Background: an optimization exercise with open tools, aiming at small area. Do not read the settings as production practice. The RTL of this run was laid out without a check of its function. Power figures rest on the tool's default switching activity, not on a simulated workload.

==> flow/config.mk <==
export PLATFORM = sky130hd
export DESIGN_NAME = Top_1553B_APB
export DESIGN_NICKNAME = Top_1553B_APB
export VERILOG_FILES = /design/flow/design.v
export SDC_FILE = /design/flow/constraint.sdc
export NUM_CORES = 4
export LEC_CHECK = 0
export CAP_MARGIN = 20
export CORE_MARGIN = 2
export CORE_UTILIZATION = 40
export SLEW_MARGIN = 20
==> flow/constraint.sdc <==
create_clock -name core_clock -period 10.0 [get_ports {APB_CLK}]
set_input_delay 2.0000 -clock core_clock [delete_from_list [all_inputs] [get_ports {APB_CLK}]]
set_output_delay 2.0000 -clock core_clock [all_outputs]
set_load 0.01 [all_outputs]
==> flow/design.v <==
module fifo_simple #(
  parameter DP = 32,
  parameter DW = 24,
  parameter CUT_READY = 1,
  parameter ZEROOUT_WHENEMPTY = 0
) (
  input               clk,
  input               rst_n,
  input               w_req,
  output              unfull,
  input  [DW-1:0]     data_i,
  input               r_req,
  output              unempty,
  output [DW-1:0]     data_o
);
localparam AW = $clog2(DP);
reg [DW-1:0] mem [0:DP-1];
reg [AW-1:0] wptr;
reg [AW-1:0] rptr;
reg [AW:0]   cnt;
wire do_w = w_req & unfull;
wire do_r = r_req & unempty;
assign unfull  = (cnt != DP);
assign unempty = (cnt != 0);
assign data_o  = (ZEROOUT_WHENEMPTY != 0 && !unempty) ? {DW{1'b0}} : mem[rptr];
always @(posedge clk) begin
  if (do_w)
    mem[wptr] <= data_i;
end
always @(posedge clk) begin
  if (!rst_n) begin
    wptr <= 0;
    rptr <= 0;
    cnt  <= 0;
  end else begin
    if (do_w)
      wptr <= (wptr == DP-1) ? {AW{1'b0}} : wptr + 1'b1;
    if (do_r)
      rptr <= (rptr == DP-1) ? {AW{1'b0}} : rptr + 1'b1;
    case ({do_w, do_r})
      2'b10: cnt <= cnt + 1'b1;
      2'b01: cnt <= cnt - 1'b1;
      default: cnt <= cnt;
    endcase
  end
end
endmodule
module axis_1553_decoder #(
    parameter clock_speed = 20000000,
    parameter sample_rate = 2000000,
    parameter bit_slice_offset = 0,
    parameter invert_data = 0,
    parameter sample_select = 0
  ) 
  (
    input   aclk,
    input   arstn,
    input   parity_set,  
    output reg  [15:0]  m_axis_tdata,
    output reg          m_axis_tvalid,
    output reg  [7:0]   m_axis_tuser,
    input               m_axis_tready,
    input       [1:0]   diff
  );
    localparam integer base_1553_clock_rate = 1000000;
    localparam integer samples_per_mhz = sample_rate / base_1553_clock_rate;
    localparam integer cycles_per_mhz = clock_speed / base_1553_clock_rate;
    localparam integer delay_time = cycles_per_mhz * 4;
    localparam integer samples_to_skip = ((cycles_per_mhz > samples_per_mhz) ? cycles_per_mhz / samples_per_mhz : 0);
    localparam integer round_sample_select = ((sample_select == 0) ? samples_to_skip/2 : sample_select % samples_to_skip);
    localparam integer bit_rate_per_mhz = samples_per_mhz;
    localparam integer round_bit_slice_offset = ((cycles_per_mhz > samples_per_mhz) ? ((bit_slice_offset == 0) ? bit_rate_per_mhz/4 : bit_slice_offset % bit_rate_per_mhz) : 0);
    localparam integer sync_pulse_len = bit_rate_per_mhz * 3;
    localparam integer bits_per_trans = 20;
    localparam integer synth_bits_per_trans = (bits_per_trans*bit_rate_per_mhz);
    localparam diff_wait    = 5'h01;
    localparam data_cap     = 5'h03;
    localparam data_reduce  = 5'h07;
    localparam parity_gen   = 5'h0F;
    localparam trans        = 5'h1F;
    localparam error        = 5'h00;
    localparam [sync_pulse_len-1:0]sync_cmd_stat = {{sync_pulse_len/2{1'b0}}, {sync_pulse_len/2{1'b1}}};
    localparam [sync_pulse_len-1:0]sync_data     = {{sync_pulse_len/2{1'b1}}, {sync_pulse_len/2{1'b0}}};
    localparam cmd_data = 3'b010;
    localparam cmd_cmnd = 3'b100;
    localparam [(bit_rate_per_mhz)-1:0]bit_pattern = {{bit_rate_per_mhz/2{1'b1}}, {bit_rate_per_mhz/2{1'b0}}};
    localparam [synth_bits_per_trans-1:0]synth_clk = {bits_per_trans{bit_pattern}};
    integer bit_slice_index;
    reg [synth_bits_per_trans-1:0] reg_data;
    reg parity_bit;
    reg delay_bit;
    reg [4:0]  state;
    reg [15:0] data;
    reg [7:0]  cmd;
    reg [1:0]  p_diff;
    reg [clogb2(samples_to_skip):0]        skip_counter;
    reg [clogb2(delay_time)-1:0]           pause_counter;
    reg [clogb2(synth_bits_per_trans)-1:0] trans_counter;
    always @(posedge aclk) begin
      if(arstn == 1'b0) begin
        pause_counter <= delay_time-1;
      end else begin
        case (state)
          data_cap, diff_wait: begin
            pause_counter <= delay_time-1;
            if(diff[0] == diff[1]) begin
              pause_counter <= pause_counter - 1;
              if(pause_counter == 0) begin
                pause_counter <= 0;
              end
            end
          end
          default:
            pause_counter <= delay_time-1;
        endcase
      end
    end
    always @(posedge aclk) begin
      if(arstn == 1'b0) begin
        m_axis_tdata  <= 0;
        m_axis_tvalid <= 0;
        m_axis_tuser  <= 0;
      end else begin
        m_axis_tdata <= m_axis_tdata;
        m_axis_tvalid<= m_axis_tvalid;
        m_axis_tuser <= m_axis_tuser;
        case (state)
                  trans: begin
            m_axis_tdata  <= data;
            m_axis_tuser  <= cmd;
            m_axis_tvalid <= 1'b1;
          end
                          default: begin
            if(m_axis_tready == 1'b1) begin
              m_axis_tdata  <= 0;
              m_axis_tvalid <= 0;
              m_axis_tuser  <= 0;
            end
          end
          endcase
      end
    end
    always @(posedge aclk) begin
      if(arstn == 1'b0) begin
        state           <= error;
        data            <= 0;
        cmd             <= 0;
        parity_bit      <= 0;
        delay_bit       <= 0;
            end else begin
        case (state)
          diff_wait: begin
            state <= diff_wait;
            cmd           <= 0;
            data          <= 0;
            parity_bit    <= 0;
            delay_bit     <= 0;
            if(pause_counter == 0) begin
              delay_bit <= 1'b1;
            end
            if((diff[0] ^ diff[1]) && (skip_counter == 0)) begin
              state <= data_cap;
            end
          end
          data_cap: begin
            state <= data_cap;
                                if(trans_counter == 0) begin
              if(reg_data[synth_bits_per_trans-1:synth_bits_per_trans-sync_pulse_len] == sync_cmd_stat) begin
                state <= data_reduce;
                cmd[7:5] <= cmd_cmnd;
              end
              if(reg_data[synth_bits_per_trans-1:synth_bits_per_trans-sync_pulse_len] == sync_data) begin
                state <= data_reduce;
                cmd[7:5] <= cmd_data;
              end
            end
                      if(pause_counter == 0) begin
              state <= diff_wait;
              cmd   <= 0;
            end
          end
          data_reduce: begin
            state <= parity_gen;
            for(bit_slice_index = 0; bit_slice_index < 16; bit_slice_index = bit_slice_index + 1) begin
              data[bit_slice_index] <= (invert_data > 0 ? ~reg_data[bit_rate_per_mhz*(bit_slice_index+1)+round_bit_slice_offset] : reg_data[bit_rate_per_mhz*(bit_slice_index+1)+round_bit_slice_offset]);
            end
            parity_bit <= (invert_data > 0 ? ~reg_data[round_bit_slice_offset] : reg_data[round_bit_slice_offset]);
            cmd[1] <= (invert_data > 0 ? 1'b1 : 1'b0);
            cmd[2] <= delay_bit;
          end
          parity_gen: begin
            state <= trans;
            cmd[0] <= ~(~(^data) ^ parity_bit ^ parity_set);
          end
          trans:
            state <= diff_wait;
          default:
            state <= diff_wait;
        endcase
      end
    end
    always @(posedge aclk) begin
      if(arstn == 1'b0) begin
        p_diff        <= 2'b11;
        skip_counter  <= 0;
      end else begin
        p_diff <= diff;
        case (state)
          diff_wait, data_cap: begin
            skip_counter <= (samples_to_skip == 0 ? 0 : (skip_counter + 1) % samples_to_skip);          if((state == diff_wait) && (diff[0] == diff[1])) begin
              skip_counter <= skip_counter;
            end
            if((pause_counter == 0) && (diff[0] == diff[1])) begin
              skip_counter <= 0;
            end
            if((p_diff[0] == 0) && (diff[0] == 1)) begin
              skip_counter <= 0;
            end
            if((p_diff[1] == 0) && (diff[1] == 1)) begin
              skip_counter <= 0;
            end
          end
          error: begin
            p_diff        <= 2'b11;
            skip_counter  <= 0;
          end
          default: begin
            skip_counter <= (samples_to_skip == 0 ? 0 : (skip_counter + 1) % samples_to_skip);
          end
        endcase
      end
    end
      always @(posedge aclk) begin
      if(arstn == 1'b0) begin
        reg_data      <= synth_clk;
        trans_counter <= synth_bits_per_trans-1;
      end else begin
        case (state)
                  data_cap: begin
            if(skip_counter == round_sample_select) begin
              reg_data <= {reg_data[synth_bits_per_trans-2:0], p_diff[0]};
              trans_counter <= trans_counter - 1;
            end
            if((pause_counter == 0) && (diff[0] == diff[1])) begin
              reg_data <= synth_clk;
            end
            if(trans_counter == 0) begin
              trans_counter <= 0;
            end
          end
          trans: begin
            reg_data      <= synth_clk;
            trans_counter <= synth_bits_per_trans-1;
          end
          error: begin
            reg_data      <= synth_clk;
            trans_counter <= synth_bits_per_trans-1;
          end
          default: begin
            trans_counter <= synth_bits_per_trans-1;
          end
        endcase
      end
    end
    function integer clogb2;
      input [31:0] value;
      begin
          value = value - 1;
          for (clogb2 = 0; value > 0; clogb2 = clogb2 + 1) begin
              value = value >> 1;
          end
      end
    endfunction
endmodule
module axis_1553_encoder #(
    parameter clock_speed = 2000000,
    parameter sample_rate = 2000000
) 
(
    input aclk,
    input arstn,
    input parity_set,  
    input   [15:0]  s_axis_tdata,
    input           s_axis_tvalid,
    input   [7:0]   s_axis_tuser,
    output          s_axis_tready,
    output  reg [1:0]   diff,
    output  reg         en_diff
);
    localparam integer base_1553_clock_rate = 1000000;
    localparam integer samples_per_mhz = sample_rate / base_1553_clock_rate;
    localparam integer cycles_per_mhz = clock_speed / base_1553_clock_rate;
    localparam integer samples_to_skip = ((cycles_per_mhz > samples_per_mhz) ? cycles_per_mhz / samples_per_mhz - 1 : 0); 
    localparam integer bit_rate_per_mhz = samples_per_mhz;
    localparam integer delay_time = cycles_per_mhz * 4;
    localparam integer sync_pulse_len = bit_rate_per_mhz * 3;
    localparam integer bits_per_trans = 20;
    localparam integer synth_bits_per_trans = (bits_per_trans*bit_rate_per_mhz);
    localparam [(bit_rate_per_mhz)-1:0]bit_pattern = {{bit_rate_per_mhz/2{1'b1}}, {bit_rate_per_mhz/2{1'b0}}};
    localparam [synth_bits_per_trans-1:0]synth_clk = {bits_per_trans{bit_pattern}};
    localparam data_cap     = 3'd1;
    localparam data_invert  = 3'd2;
    localparam parity_gen   = 3'd3;
    localparam process_data = 4;
    localparam pause_ck     = 3'd5;
    localparam trans        = 3'd6;
    localparam error        = 3'd0;
    localparam [sync_pulse_len-1:0]sync_cmd_stat = {{sync_pulse_len/2{1'b0}}, {sync_pulse_len/2{1'b1}}};
    localparam [sync_pulse_len-1:0]sync_data     = {{sync_pulse_len/2{1'b1}}, {sync_pulse_len/2{1'b0}}};
    localparam cmd_data = 3'b010;
    localparam cmd_cmnd = 3'b100;
    localparam enable_diff_output = 1'b1;
    integer xor_index;
    integer cycle_index;
    reg [synth_bits_per_trans-1:0]reg_data;
    reg parity_bit;
    reg [2:0]  state;
    reg [15:0] data;
    reg [15:0] r_data;
    reg [7:0]  cmd;
    reg [clogb2(samples_to_skip):0]         skip_counter;
    reg [clogb2(delay_time)-1:0]            pause_counter;
    reg [clogb2(synth_bits_per_trans)-1:0]  trans_counter;
    reg [clogb2(synth_bits_per_trans)-1:0]  prev_trans_counter;
    assign s_axis_tready = (state == data_cap ? arstn : 0);
    always @(posedge aclk) begin
      if(arstn == 1'b0) begin
        pause_counter <= delay_time-1;
      end else begin
        case (state)
          trans:
            pause_counter <= delay_time-1;
          default: begin
            pause_counter <= pause_counter - 1;
            if(pause_counter == 0) begin
              pause_counter <= 0;
            end
          end
        endcase
      end
    end
    always @(posedge aclk) begin
      if(arstn == 1'b0) begin
        data        <= 0;
        cmd         <= 0;
      end else begin
        case (state)
          data_cap: begin
            if(s_axis_tvalid == 1'b1) begin
              data <= s_axis_tdata;
              cmd  <= s_axis_tuser;
            end
          end
          trans: begin
            data <= 0;
            cmd  <= 0;
          end
          default:begin
            data <= data;
            cmd  <= cmd;
          end
        endcase
      end
    end
    always @(posedge aclk) begin
      if(arstn == 1'b0) begin
        state       <= error;
        parity_bit  <= 0;
        reg_data    <= synth_clk;
      end else begin
        case (state)
          data_cap: begin
            state <= data_cap;
            reg_data <= synth_clk;
            parity_bit <= 0;
            r_data     <= 0;
            if(s_axis_tvalid == 1'b1) begin
              state <= data_invert;
            end
          end
          data_invert: begin
            state <= parity_gen;
            r_data <= data;
            if(cmd[1] == 1'b1) begin
              r_data <= ~data;
            end
          end
          parity_gen: begin
            state <= process_data;
            parity_bit <= (^r_data) ^ parity_set;
          end
          process_data: begin
            state <= pause_ck;
            if(cmd[2] == 1'b0) begin
                state <= trans;
            end
            case (cmd[7:5])
              cmd_data:
                reg_data[synth_bits_per_trans-1:synth_bits_per_trans-sync_pulse_len] <= sync_data;
              cmd_cmnd:
                reg_data[synth_bits_per_trans-1:synth_bits_per_trans-sync_pulse_len] <= sync_cmd_stat;
              default:
                reg_data[synth_bits_per_trans-1:synth_bits_per_trans-sync_pulse_len] <= 0;
            endcase
            reg_data[bit_rate_per_mhz-1:0] <= reg_data[bit_rate_per_mhz-1:0] ^ {bit_rate_per_mhz{parity_bit}} ^ {bit_rate_per_mhz{cmd[0]}};
            for(xor_index = 0; xor_index < 16; xor_index = xor_index + 1) begin
              for(cycle_index = (bit_rate_per_mhz*xor_index)+(bit_rate_per_mhz); cycle_index < (bit_rate_per_mhz*xor_index)+(bit_rate_per_mhz*2); cycle_index = cycle_index + 1)
                reg_data[cycle_index] <= reg_data[cycle_index] ^ r_data[xor_index];
            end
          end
          pause_ck: begin
            state <= pause_ck;
            if(pause_counter == 0) begin
              state <= trans;
            end
          end
          trans: begin
            state <= trans;
            if((trans_counter == 0) && (prev_trans_counter == 0) && (skip_counter == samples_to_skip)) begin
              state <= data_cap;
            end
          end
          default:
            state <= data_cap;
        endcase
      end
    end
    always @(posedge aclk) begin
      if(arstn == 1'b0) begin
        diff                <= 0;
        en_diff             <= ~enable_diff_output;
        trans_counter       <= synth_bits_per_trans-1;
        prev_trans_counter  <= synth_bits_per_trans-1;
      end 
      else begin
        prev_trans_counter <= trans_counter;
        case (state)
          trans: begin
            skip_counter <= skip_counter + 1;
            en_diff <= enable_diff_output;
            diff[0] <= reg_data[trans_counter];
            diff[1] <= ~reg_data[trans_counter];
            if(skip_counter == samples_to_skip) begin
              trans_counter <= trans_counter - 1;
              skip_counter <= 0;
            end
                      if(trans_counter == 0) begin
              trans_counter <= 0;
            end
          end
          default: begin
                      diff                <= 0;
            skip_counter        <= 0;
            en_diff             <= ~enable_diff_output;
            trans_counter       <= synth_bits_per_trans-1;
            prev_trans_counter  <= synth_bits_per_trans-1;
          end
          endcase
      end
    end
    function integer clogb2;
      input [31:0] value;
      begin
          value = value - 1;
          for (clogb2 = 0; value > 0; clogb2 = clogb2 + 1) begin
              value = value >> 1;
          end
      end
    endfunction
endmodule
module Core_1553B
(
  input clk,
  input rst_n,
  input parity_set,
  input  r_fifo_rd,
  output r_fifo_unempty,
  output [23:0] r_fifo_data,
  input  w_fifo_wd,
  output w_fifo_unfull,
  input  [23:0] w_fifo_data,
  input  [1:0] rx_1553,
  output [1:0] tx_1553,
  output en_tx_1553
);
wire [15:0]   m1553_decoder_data;
wire          m1553_decoder_valid;
wire [ 7:0]   m1553_decoder_user;
wire          m1553_decoder_ready;
wire [15:0]   m1553_encoder_data;
wire          m1553_encoder_valid;
wire [ 7:0]   m1553_encoder_user;
wire          m1553_encoder_ready;
axis_1553_decoder mil1553_decoder (
  .aclk(clk),
  .arstn(rst_n),
  .parity_set   (parity_set),
  .m_axis_tdata(m1553_decoder_data),
  .m_axis_tvalid(m1553_decoder_valid),
  .m_axis_tuser(m1553_decoder_user),
  .m_axis_tready(m1553_decoder_ready),
  .diff(rx_1553)
);
fifo_simple #(
  .DP           (32),
  .DW           (16+8),
  .CUT_READY    (1),
  .ZEROOUT_WHENEMPTY  (0)
) decoder_fifo (
  .clk        (clk),
  .rst_n      (rst_n),
  .w_req      (m1553_decoder_valid),
  .unfull     (m1553_decoder_ready),
  .data_i     ({m1553_decoder_user, m1553_decoder_data}),
  .r_req      (r_fifo_rd),
  .unempty    (r_fifo_unempty),
  .data_o     (r_fifo_data)
);
axis_1553_encoder mil1553_encoder (
  .aclk(clk),
  .arstn(rst_n),
  .parity_set   (parity_set),
  .s_axis_tdata(m1553_encoder_data),
  .s_axis_tvalid(m1553_encoder_valid),
  .s_axis_tuser(m1553_encoder_user),
  .s_axis_tready(m1553_encoder_ready),
  .diff(tx_1553),
  .en_diff(en_tx_1553)
);
fifo_simple #(
  .DP           (32),
  .DW           (16+8),
  .CUT_READY    (1),
  .ZEROOUT_WHENEMPTY  (0)
) encoder_fifo (
  .clk        (clk),
  .rst_n      (rst_n),
  .w_req      (w_fifo_wd),
  .unfull     (w_fifo_unfull),
  .data_i     (w_fifo_data),
  .r_req      (m1553_encoder_ready),
  .unempty    (m1553_encoder_valid),
  .data_o     ({m1553_encoder_user, m1553_encoder_data})
);
endmodule
module APB_Slave_Interface#(
    parameter DATAWIDTH = 32,
    parameter REGSNUM = 8
)(
    APB_CLK,
    APB_RESETn,
    APB_RDATA,
    APB_READY,
    APB_SLVERR,
    APB_STRB,
    APB_PROT,
    APB_ADDR,
    APB_ENABLE,
    APB_WRITE,
    APB_WDATA,
    APB_SEL,
    RegsDataOut,
    RegsDataIn,
    beWrdOut,
    beReadOut,
    RegsAddrOut
);
function integer clogb2( 
    input integer data
);
begin
    if(data == 0)
        clogb2 = 1;
    else if(data != 0)
        for(clogb2 = 0; data > 0;clogb2 = clogb2 + 1)
            data = data >> 1;
end
endfunction
localparam REGS_ADDRWIDTH = clogb2(REGSNUM-1);
localparam ADDR_LSB = (DATAWIDTH/32) + 1;
localparam APB_STRB_WIDTH = (DATAWIDTH<=32) ? 4 : 8;
input                               APB_CLK;
input                               APB_RESETn;
output       [DATAWIDTH-1 : 0]      APB_RDATA;
output                              APB_READY;
output                              APB_SLVERR;
input wire  [APB_STRB_WIDTH-1 : 0]  APB_STRB;
input wire  [2 : 0]                 APB_PROT;
input wire                          APB_ENABLE;
input wire                          APB_WRITE;
input wire  [DATAWIDTH-1 : 0]       APB_WDATA;
input wire  [DATAWIDTH-1 : 0]       APB_ADDR;
input wire                          APB_SEL;
output wire [DATAWIDTH*REGSNUM-1 : 0]  RegsDataOut;
input wire  [DATAWIDTH*REGSNUM-1 : 0]  RegsDataIn;
output reg                              beWrdOut;
output reg                              beReadOut;
output reg  [REGS_ADDRWIDTH-1 : 0]      RegsAddrOut;
wire        [REGS_ADDRWIDTH-1 : 0]      regsAddr;
assign regsAddr = APB_ADDR[REGS_ADDRWIDTH+ADDR_LSB-1 : ADDR_LSB];
reg [DATAWIDTH-1 : 0] APB_RDATA_R;
reg APB_READY_R;
reg APB_SLVERR_R;
assign APB_RDATA = APB_RDATA_R;
assign APB_READY = APB_READY_R;
assign APB_SLVERR = APB_SLVERR_R;
reg [DATAWIDTH-1 : 0] DeviceRegs [REGSNUM-1 : 0];
wire [DATAWIDTH-1:0] DeviceRegs_r [REGSNUM-1 : 0];
genvar i;
generate
    for(i=0; i<REGSNUM; i = i+1) begin: link_regs
        assign RegsDataOut[(i+1)*DATAWIDTH-1 : i*DATAWIDTH] = DeviceRegs[i];
        assign DeviceRegs_r[i] = RegsDataIn[(i+1)*DATAWIDTH-1 : i*DATAWIDTH];
    end
endgenerate
localparam First  = 2'd0;
localparam Second = 2'd1;
localparam Third  = 2'd2;
reg [1 : 0] APBState;
integer k;
always @(posedge APB_CLK or negedge APB_RESETn )
begin
    if (!APB_RESETn) begin
        APBState <= First;
        APB_RDATA_R <= 0;
        APB_READY_R <= 0;
        APB_SLVERR_R <= 0;
        RegsAddrOut <= 0;
        beWrdOut <= 0;
        beReadOut <= 0;
        for(k=0; k<REGSNUM; k=k+1)begin
            DeviceRegs[k] <= 0;
        end
    end
    else begin
        case(APBState)
            First: begin
                if(APB_SEL && (regsAddr < REGSNUM)) begin
                    RegsAddrOut <= regsAddr;
                    APBState <= Second;
                end
            end
            Second: begin
                if(APB_ENABLE) begin
                    if(APB_WRITE) begin
                        beWrdOut <= 1;
                        DeviceRegs[regsAddr] <= APB_WDATA;
                    end
                    else begin
                        beReadOut <= 1;
                        APB_RDATA_R <= DeviceRegs_r[RegsAddrOut];
                    end
                    APB_READY_R <= 1;
                    APB_SLVERR_R <= 0;
                    APBState <= Third;
                end
            end
            Third: begin
                APB_READY_R <= 0;
                APB_SLVERR_R <= 0;
                beWrdOut <= 0;
                beReadOut <= 0;
                APBState <= First;
            end
            default: APBState <= First;
        endcase
    end
end
endmodule
module Top_1553B_APB
(
  APB_CLK,
  APB_RESETn,
  APB_RDATA,
  APB_READY,
  APB_SLVERR,
  APB_STRB,
  APB_PROT, 
  APB_ADDR,
  APB_ENABLE,
  APB_WRITE,
  APB_WDATA,
  APB_SEL,
  rx0_1553,
  tx0_1553,
  tx0_en,
  rx1_1553,
  tx1_1553,
  tx1_en
);
localparam DATAWIDTH = 32;
localparam APB_STRB_WIDTH = 8;
localparam REGSNUM = 8;
localparam REGS_ADDRWIDTH = 3;
input                               APB_CLK;
input                               APB_RESETn;
output [DATAWIDTH-1 : 0]            APB_RDATA;
output                              APB_READY;
output                              APB_SLVERR;
input  [APB_STRB_WIDTH-1 : 0]       APB_STRB;
input  [2 : 0]                      APB_PROT;
input  [DATAWIDTH-1 : 0]            APB_ADDR;
input                               APB_ENABLE;
input                               APB_WRITE;
input  [DATAWIDTH-1 : 0]            APB_WDATA;
input                               APB_SEL;
input     [1:0] rx0_1553;
output    [1:0] tx0_1553;
output    tx0_en;
input     [1:0] rx1_1553;
output    [1:0] tx1_1553;
output    tx1_en;
wire [DATAWIDTH*REGSNUM-1 : 0]    RegsDataOut;
wire [DATAWIDTH*REGSNUM-1 : 0]    RegsDataIn;
wire                              beWrdOut;
wire                              beReadOut;
wire [REGS_ADDRWIDTH-1 : 0]       RegsAddrOut;
APB_Slave_Interface#(
    .DATAWIDTH  (DATAWIDTH),
    .REGSNUM    (REGSNUM)
)APB_Inter_inst(
    .APB_CLK(APB_CLK),
    .APB_RESETn(APB_RESETn),
    .APB_RDATA(APB_RDATA),
    .APB_READY(APB_READY),
    .APB_SLVERR(APB_SLVERR),
    .APB_STRB(APB_STRB),
    .APB_PROT(APB_PROT), 
    .APB_ADDR(APB_ADDR),
    .APB_ENABLE(APB_ENABLE),
    .APB_WRITE(APB_WRITE),
    .APB_WDATA(APB_WDATA),
    .APB_SEL(APB_SEL),
    .RegsDataOut (RegsDataOut),
    .RegsDataIn  (RegsDataIn),
    .beWrdOut    (beWrdOut),
    .beReadOut   (beReadOut),
    .RegsAddrOut (RegsAddrOut)
);
wire [DATAWIDTH-1:0] rxreg_one_read;
assign RegsDataIn[3*DATAWIDTH-1 : 2*DATAWIDTH]= rxreg_one_read;
wire rxreg_one_read_sel = beReadOut & (RegsAddrOut == 2);
assign rxreg_one_read[30:24] = 0;
wire [DATAWIDTH-1:0] txreg_one_write = RegsDataOut[4*DATAWIDTH-1 : 3*DATAWIDTH];
wire txreg_one_write_sel = beWrdOut & (RegsAddrOut == 3);
wire [DATAWIDTH-1:0] txreg_one_read;
assign RegsDataIn[4*DATAWIDTH-1 : 3*DATAWIDTH] = txreg_one_read;
assign txreg_one_read[31:1] = 0;
assign RegsDataIn[2*DATAWIDTH-1 : 0] = 0;
assign RegsDataIn[DATAWIDTH*REGSNUM-1 : 4*DATAWIDTH] = 0;
assign tx1_1553 = 2'b00;
assign tx1_en = 1'b0;
Core_1553B CoreOne_inst
(
  .clk              (APB_CLK),
  .rst_n            (APB_RESETn),
  .parity_set       (1'b0),
  .r_fifo_rd        (rxreg_one_read_sel),
  .r_fifo_unempty   (rxreg_one_read[31]),
  .r_fifo_data      (rxreg_one_read[23:0]),
  .w_fifo_wd        (txreg_one_write_sel),
  .w_fifo_unfull    (txreg_one_read[0]),
  .w_fifo_data      (txreg_one_write[23:0]),
  .rx_1553          (rx0_1553),
  .tx_1553          (tx0_1553),
  .en_tx_1553       (tx0_en)
);
endmodule
==> flow/run.sh <==
#!/bin/bash
# synth_recipe.tcl (not shown) runs the flow's synth.tcl, then flattens the netlist and writes it again
# the make line also repeats each setting of config.mk as NAME=value (left out here)
make -C /OpenROAD-flow-scripts/flow DESIGN_CONFIG=/design/flow/config.mk WORK_HOME=/design/flow/orfs CLKGATE_MAP_FILE= SYNTH_SCRIPT=/design/flow/synth_recipe.tcl finish
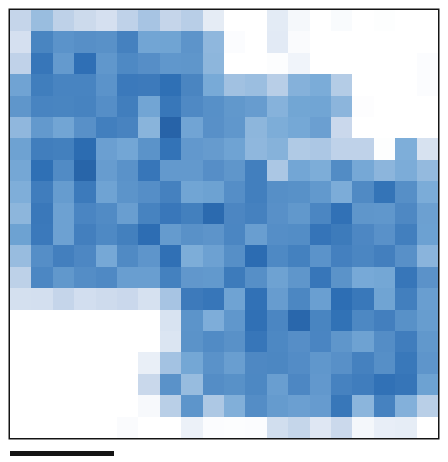
(images/density.png)
Scale bar: 100 um. 20 x 20 tiles, from white (low) to dark blue (high), 0 to 100% covered.
20% of the tiles are nearly empty. The emptiest ninth of the die: south-west. The fullest tile reaches 79%. The mean over all tiles is 43%. 1.8% of the tiles are over 75% full.
Core Area: 163100 um2
initial core utilization: 40.38%
Util after Layout: 45.91%

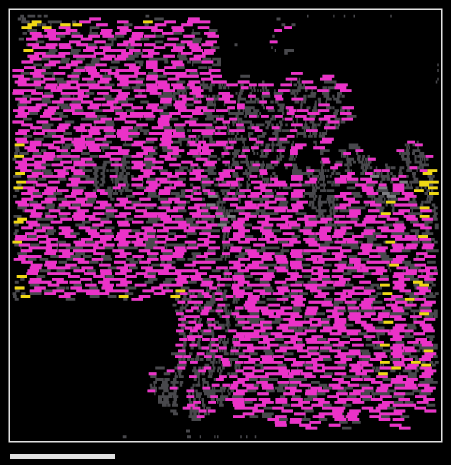
(images/hierarchy.png)
Scale bar: 100 um. Other sequential cells in the stronger grey, the rest of the logic in the fainter grey.
Key: yellow = APB_Inter_inst [flops 51, where spread over the die]; magenta = CoreOne_inst [flops 1615, where spread over the die]
post-route insts no fill: 5938
die footprint: 167900 um2

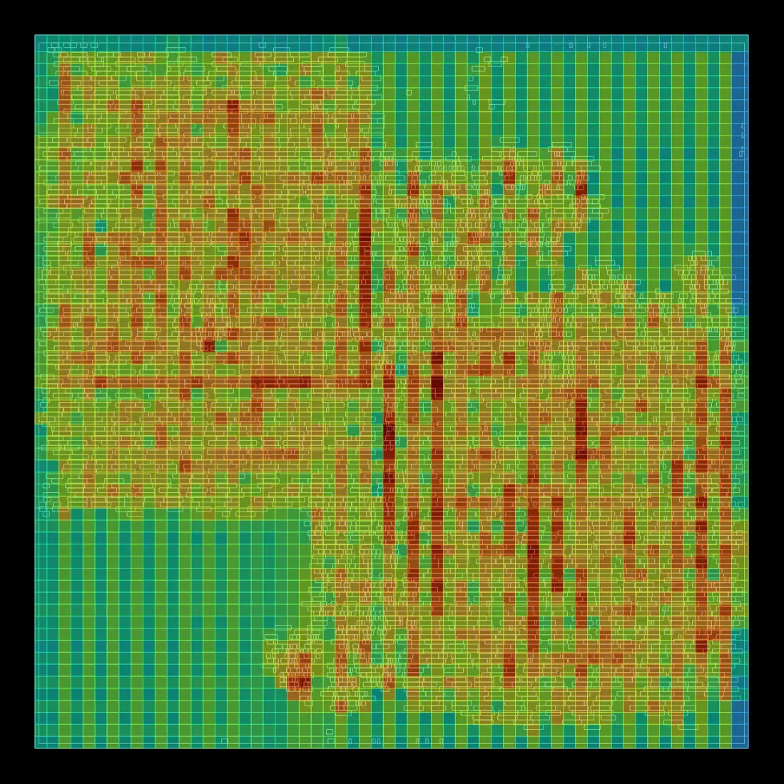
(images/final_congestion.png)
global-route met2 utilization: 27.48%
grt met3 use: 2.765%
met1 usage: 23.82%
routed len/inst: 23.96 um
busiest grt layer: met2

layout by cell type, fill, tap and decap left out, types with 16 or more instances in the layout:
cell | netlist | final
edfxtp_1 | 1393 | 1393
mux4_2 | 429 | 429
dfxtp_1 | 232 | 208
clkbuf_16 | 0 | 177
nand2_1 | 138 | 138
nor2_1 | 178 | 112
o21ai_0 | 83 | 83
xnor2_1 | 69 | 69
nand3_1 | 64 | 64
inv_1 | 59 | 59
clkbuf_1 | 113 | 59
buf_4 | 17 | 56
clkdlybuf4s50_1 | 0 | 55
dfrtp_1 | 51 | 48
and2_1 | 42 | 42
nor2b_1 | 39 | 39
a21oi_1 | 39 | 39
ha_1 | 39 | 39
nor2_4 | 0 | 35
and3_1 | 35 | 35
xor2_1 | 35 | 35
a21boi_0 | 33 | 33
nor2_2 | 0 | 31
mux2i_1 | 31 | 31
mux2_2 | 27 | 27
a211oi_1 | 24 | 24
clkinv_1 | 1 | 23
a22oi_1 | 22 | 22
a22o_1 | 21 | 21
o22a_1 | 20 | 20
nor3_1 | 21 | 19
clkinv_2 | 0 | 19
dfxtp_2 | 0 | 18
clkbuf_8 | 0 | 16
==> impl_results.md <==
* Invs w/o clock at 61
* Fraction of the mapped netlist area in simple logic gates at 4.682%
* Post-Synthesis Cells at 3507
* Number of global-route vias before repair at around 33k
* Run status: complete, no violations
* Post-synthesis xor/xnor area fraction at 1.383%
* Final min period at between 4 and 5 ns
* Worst hold path class: flop to flop
* Clock net power at 6.44 mW
* Ys Warns at between 70 and 80
* Critical path buffer and inverter count at 1
* Asr flop ratio synth at 3.043%
* Comb pwr at between 1 and 1.5 mW
* Crit-path cells: nand2b_1 -> nand2b_1 -> buf_4 -> nor2_4 -> and2_1 -> ha_1 -> ha_1 -> a21o_1 -> a21o_1 -> a2111oi_0 -> a311oi_1 -> xnor2_1 -> and2_1
* Fin nets at roughly 3.7k
* Comb pwr share at 7.6%
* Pin count of the biggest net entering global routing at between 80 and 90
* Worst flop-to-flop path startpoint: CoreOne_inst.mil1553_encoder.state[0]
* Top sig layer: met4
* Signal buffers at 115
* Clock share of power at 40.1%
* FF-to-FF setup slack at about 6 ns
* Seq power at 8.41 mW
* Setup WS pre-CTS at 5.263 ns
* Largest reg by FF count: CoreOne_inst.encoder_fifo.mem
* Antenna diode count at 3
* Filler cells at about 14k
* RSZ-0062 raised after global routing: no
* Final Hold Viols at 0
* Final wirelength at 142300 um
* Largest class: flip-flops and latches
* Max-Cap Viols at 0
* Multi-input combinational area share at 23.22%
* Worst setup SP type: flop
* CP top delay family: simple AND/OR/NAND/NOR gates
* Final non-clock buffer share at 1.372%
* Worst setup endpoint: CoreOne_inst.encoder_fifo.cnt[5]
* Worst r2r dst: CoreOne_inst.encoder_fifo.cnt[5]
* Post-synthesis compound-gate area fraction at 3.305%
* Post-synthesis mux area share at 15.60%
* Hold Path Sink: APB_Inter_inst.APBState[0]
* Regs by FF count: CoreOne_inst.encoder_fifo.mem (704), CoreOne_inst.decoder_fifo.mem (640), CoreOne_inst.mil1553_decoder.reg_data (40)
* Die X at 409.8 um
* Register area at 47800 um2
* WP data required at 10.67 ns
* Worst Path Max Fanout at 46
* Post-CTS Resized at 0
* HPWL after detailed placement at 77810 um
* Clk slew on worst S/H paths at 0.06 ns
* Clock tree root driver cell: clkbuf_16
* Layout Skew at 0.02981 ns
* Slowest CP cell: nor2_4
* Placed cell count at 5607
* Post-synthesis cell type count at 76
* Total chip power at 16.07 mW
* Top power group: registers
* Avg Synthesized Cell Area at 18.78 um2
* Worst Setup End Kind: flop
* Post-Route M1 WL at 62790 um
* Count leader, synth: edfxtp_1
* # IOs at 124
* Drt first pass iters at 7
* Number of buffers added for setup after CTS at 0
* Sequential share of cell area at 63.82%
* Post-Synthesis Cell Area at around 66000 um2
* Layout cells sized above 1 at 23.24%
* Clock insertion delay at the later pin of the skew report at 0.80 ns
* Gr ovfl total at 0
* Max Slew Vio Count at 0
* CTS H-tree depth at 4
* Crit-path max cell delay at 0.77 ns
* Setup Viol. Count Final at 0
* Final instance area at 74890 um2
* Max reg flops at 704
* Wire length on met3 at 6881 um
* CTS tree: yes
* Share of power burned in registers at 52.3%
* Num tapcells at 2175
* Clock buffers at 252
* Tightest Pin Transition at roughly 1.1 ns
* Number of vias per cell at 5.420
* Worst setup path startpoint: CoreOne_inst.mil1553_encoder.state[0]
* Clock buf/inv share at under 10%
* Iteration-0 DRC Markers at 3048
* First-pass GRT wire length at 213300 um
* Area contributors post-synth: edfxtp_1, mux4_2, dfxtp_1
* #FFs+latches synth at between 1.5k and 2k
* Power per cell area at 214.6 nW/um2
* Synth Flop Type: edfxtp_1
* Row cnt at 148
* Seq cells at 1676
* Kind of critical path: flop to flop
* Met2 WL at 69260 um
* Multi-input logic area at 17390 um2
* Synth Area in Adders at 0.8016%
* Leakage at 23.58 nW
* Final setup TNS at 0 ns
* Share of the synthesized area in the top cell type at 63.50%
* Most frequent cells after synthesis: edfxtp_1, mux4_2, dfxtp_1
* Initial antenna violation count at 3

## separate check: timing with driven ports
No port has a modelled driver above. Below, the same layout with a new extraction and two added sets of constraints.
Step 1 assumes that a clkbuf_16 drives the clock port and a buf_2 every other input.
Step 2 also shifts input and output timing later by t, the mid clock arrival at the registers, as if the neighbouring blocks saw the same clock.
Slacks: no drivers / after step 1 / after step 2; pairs: no drivers / after step 1.
t (ns): 0.863
slack for setup (ns): 5.854 / 5.854 / 5.384
cell pins on the clock port's net: 1
After both steps this run still meets setup and hold. For this run, drivers alone change the setup slack by 0.000 ns; drivers and shift together by -0.470 ns.
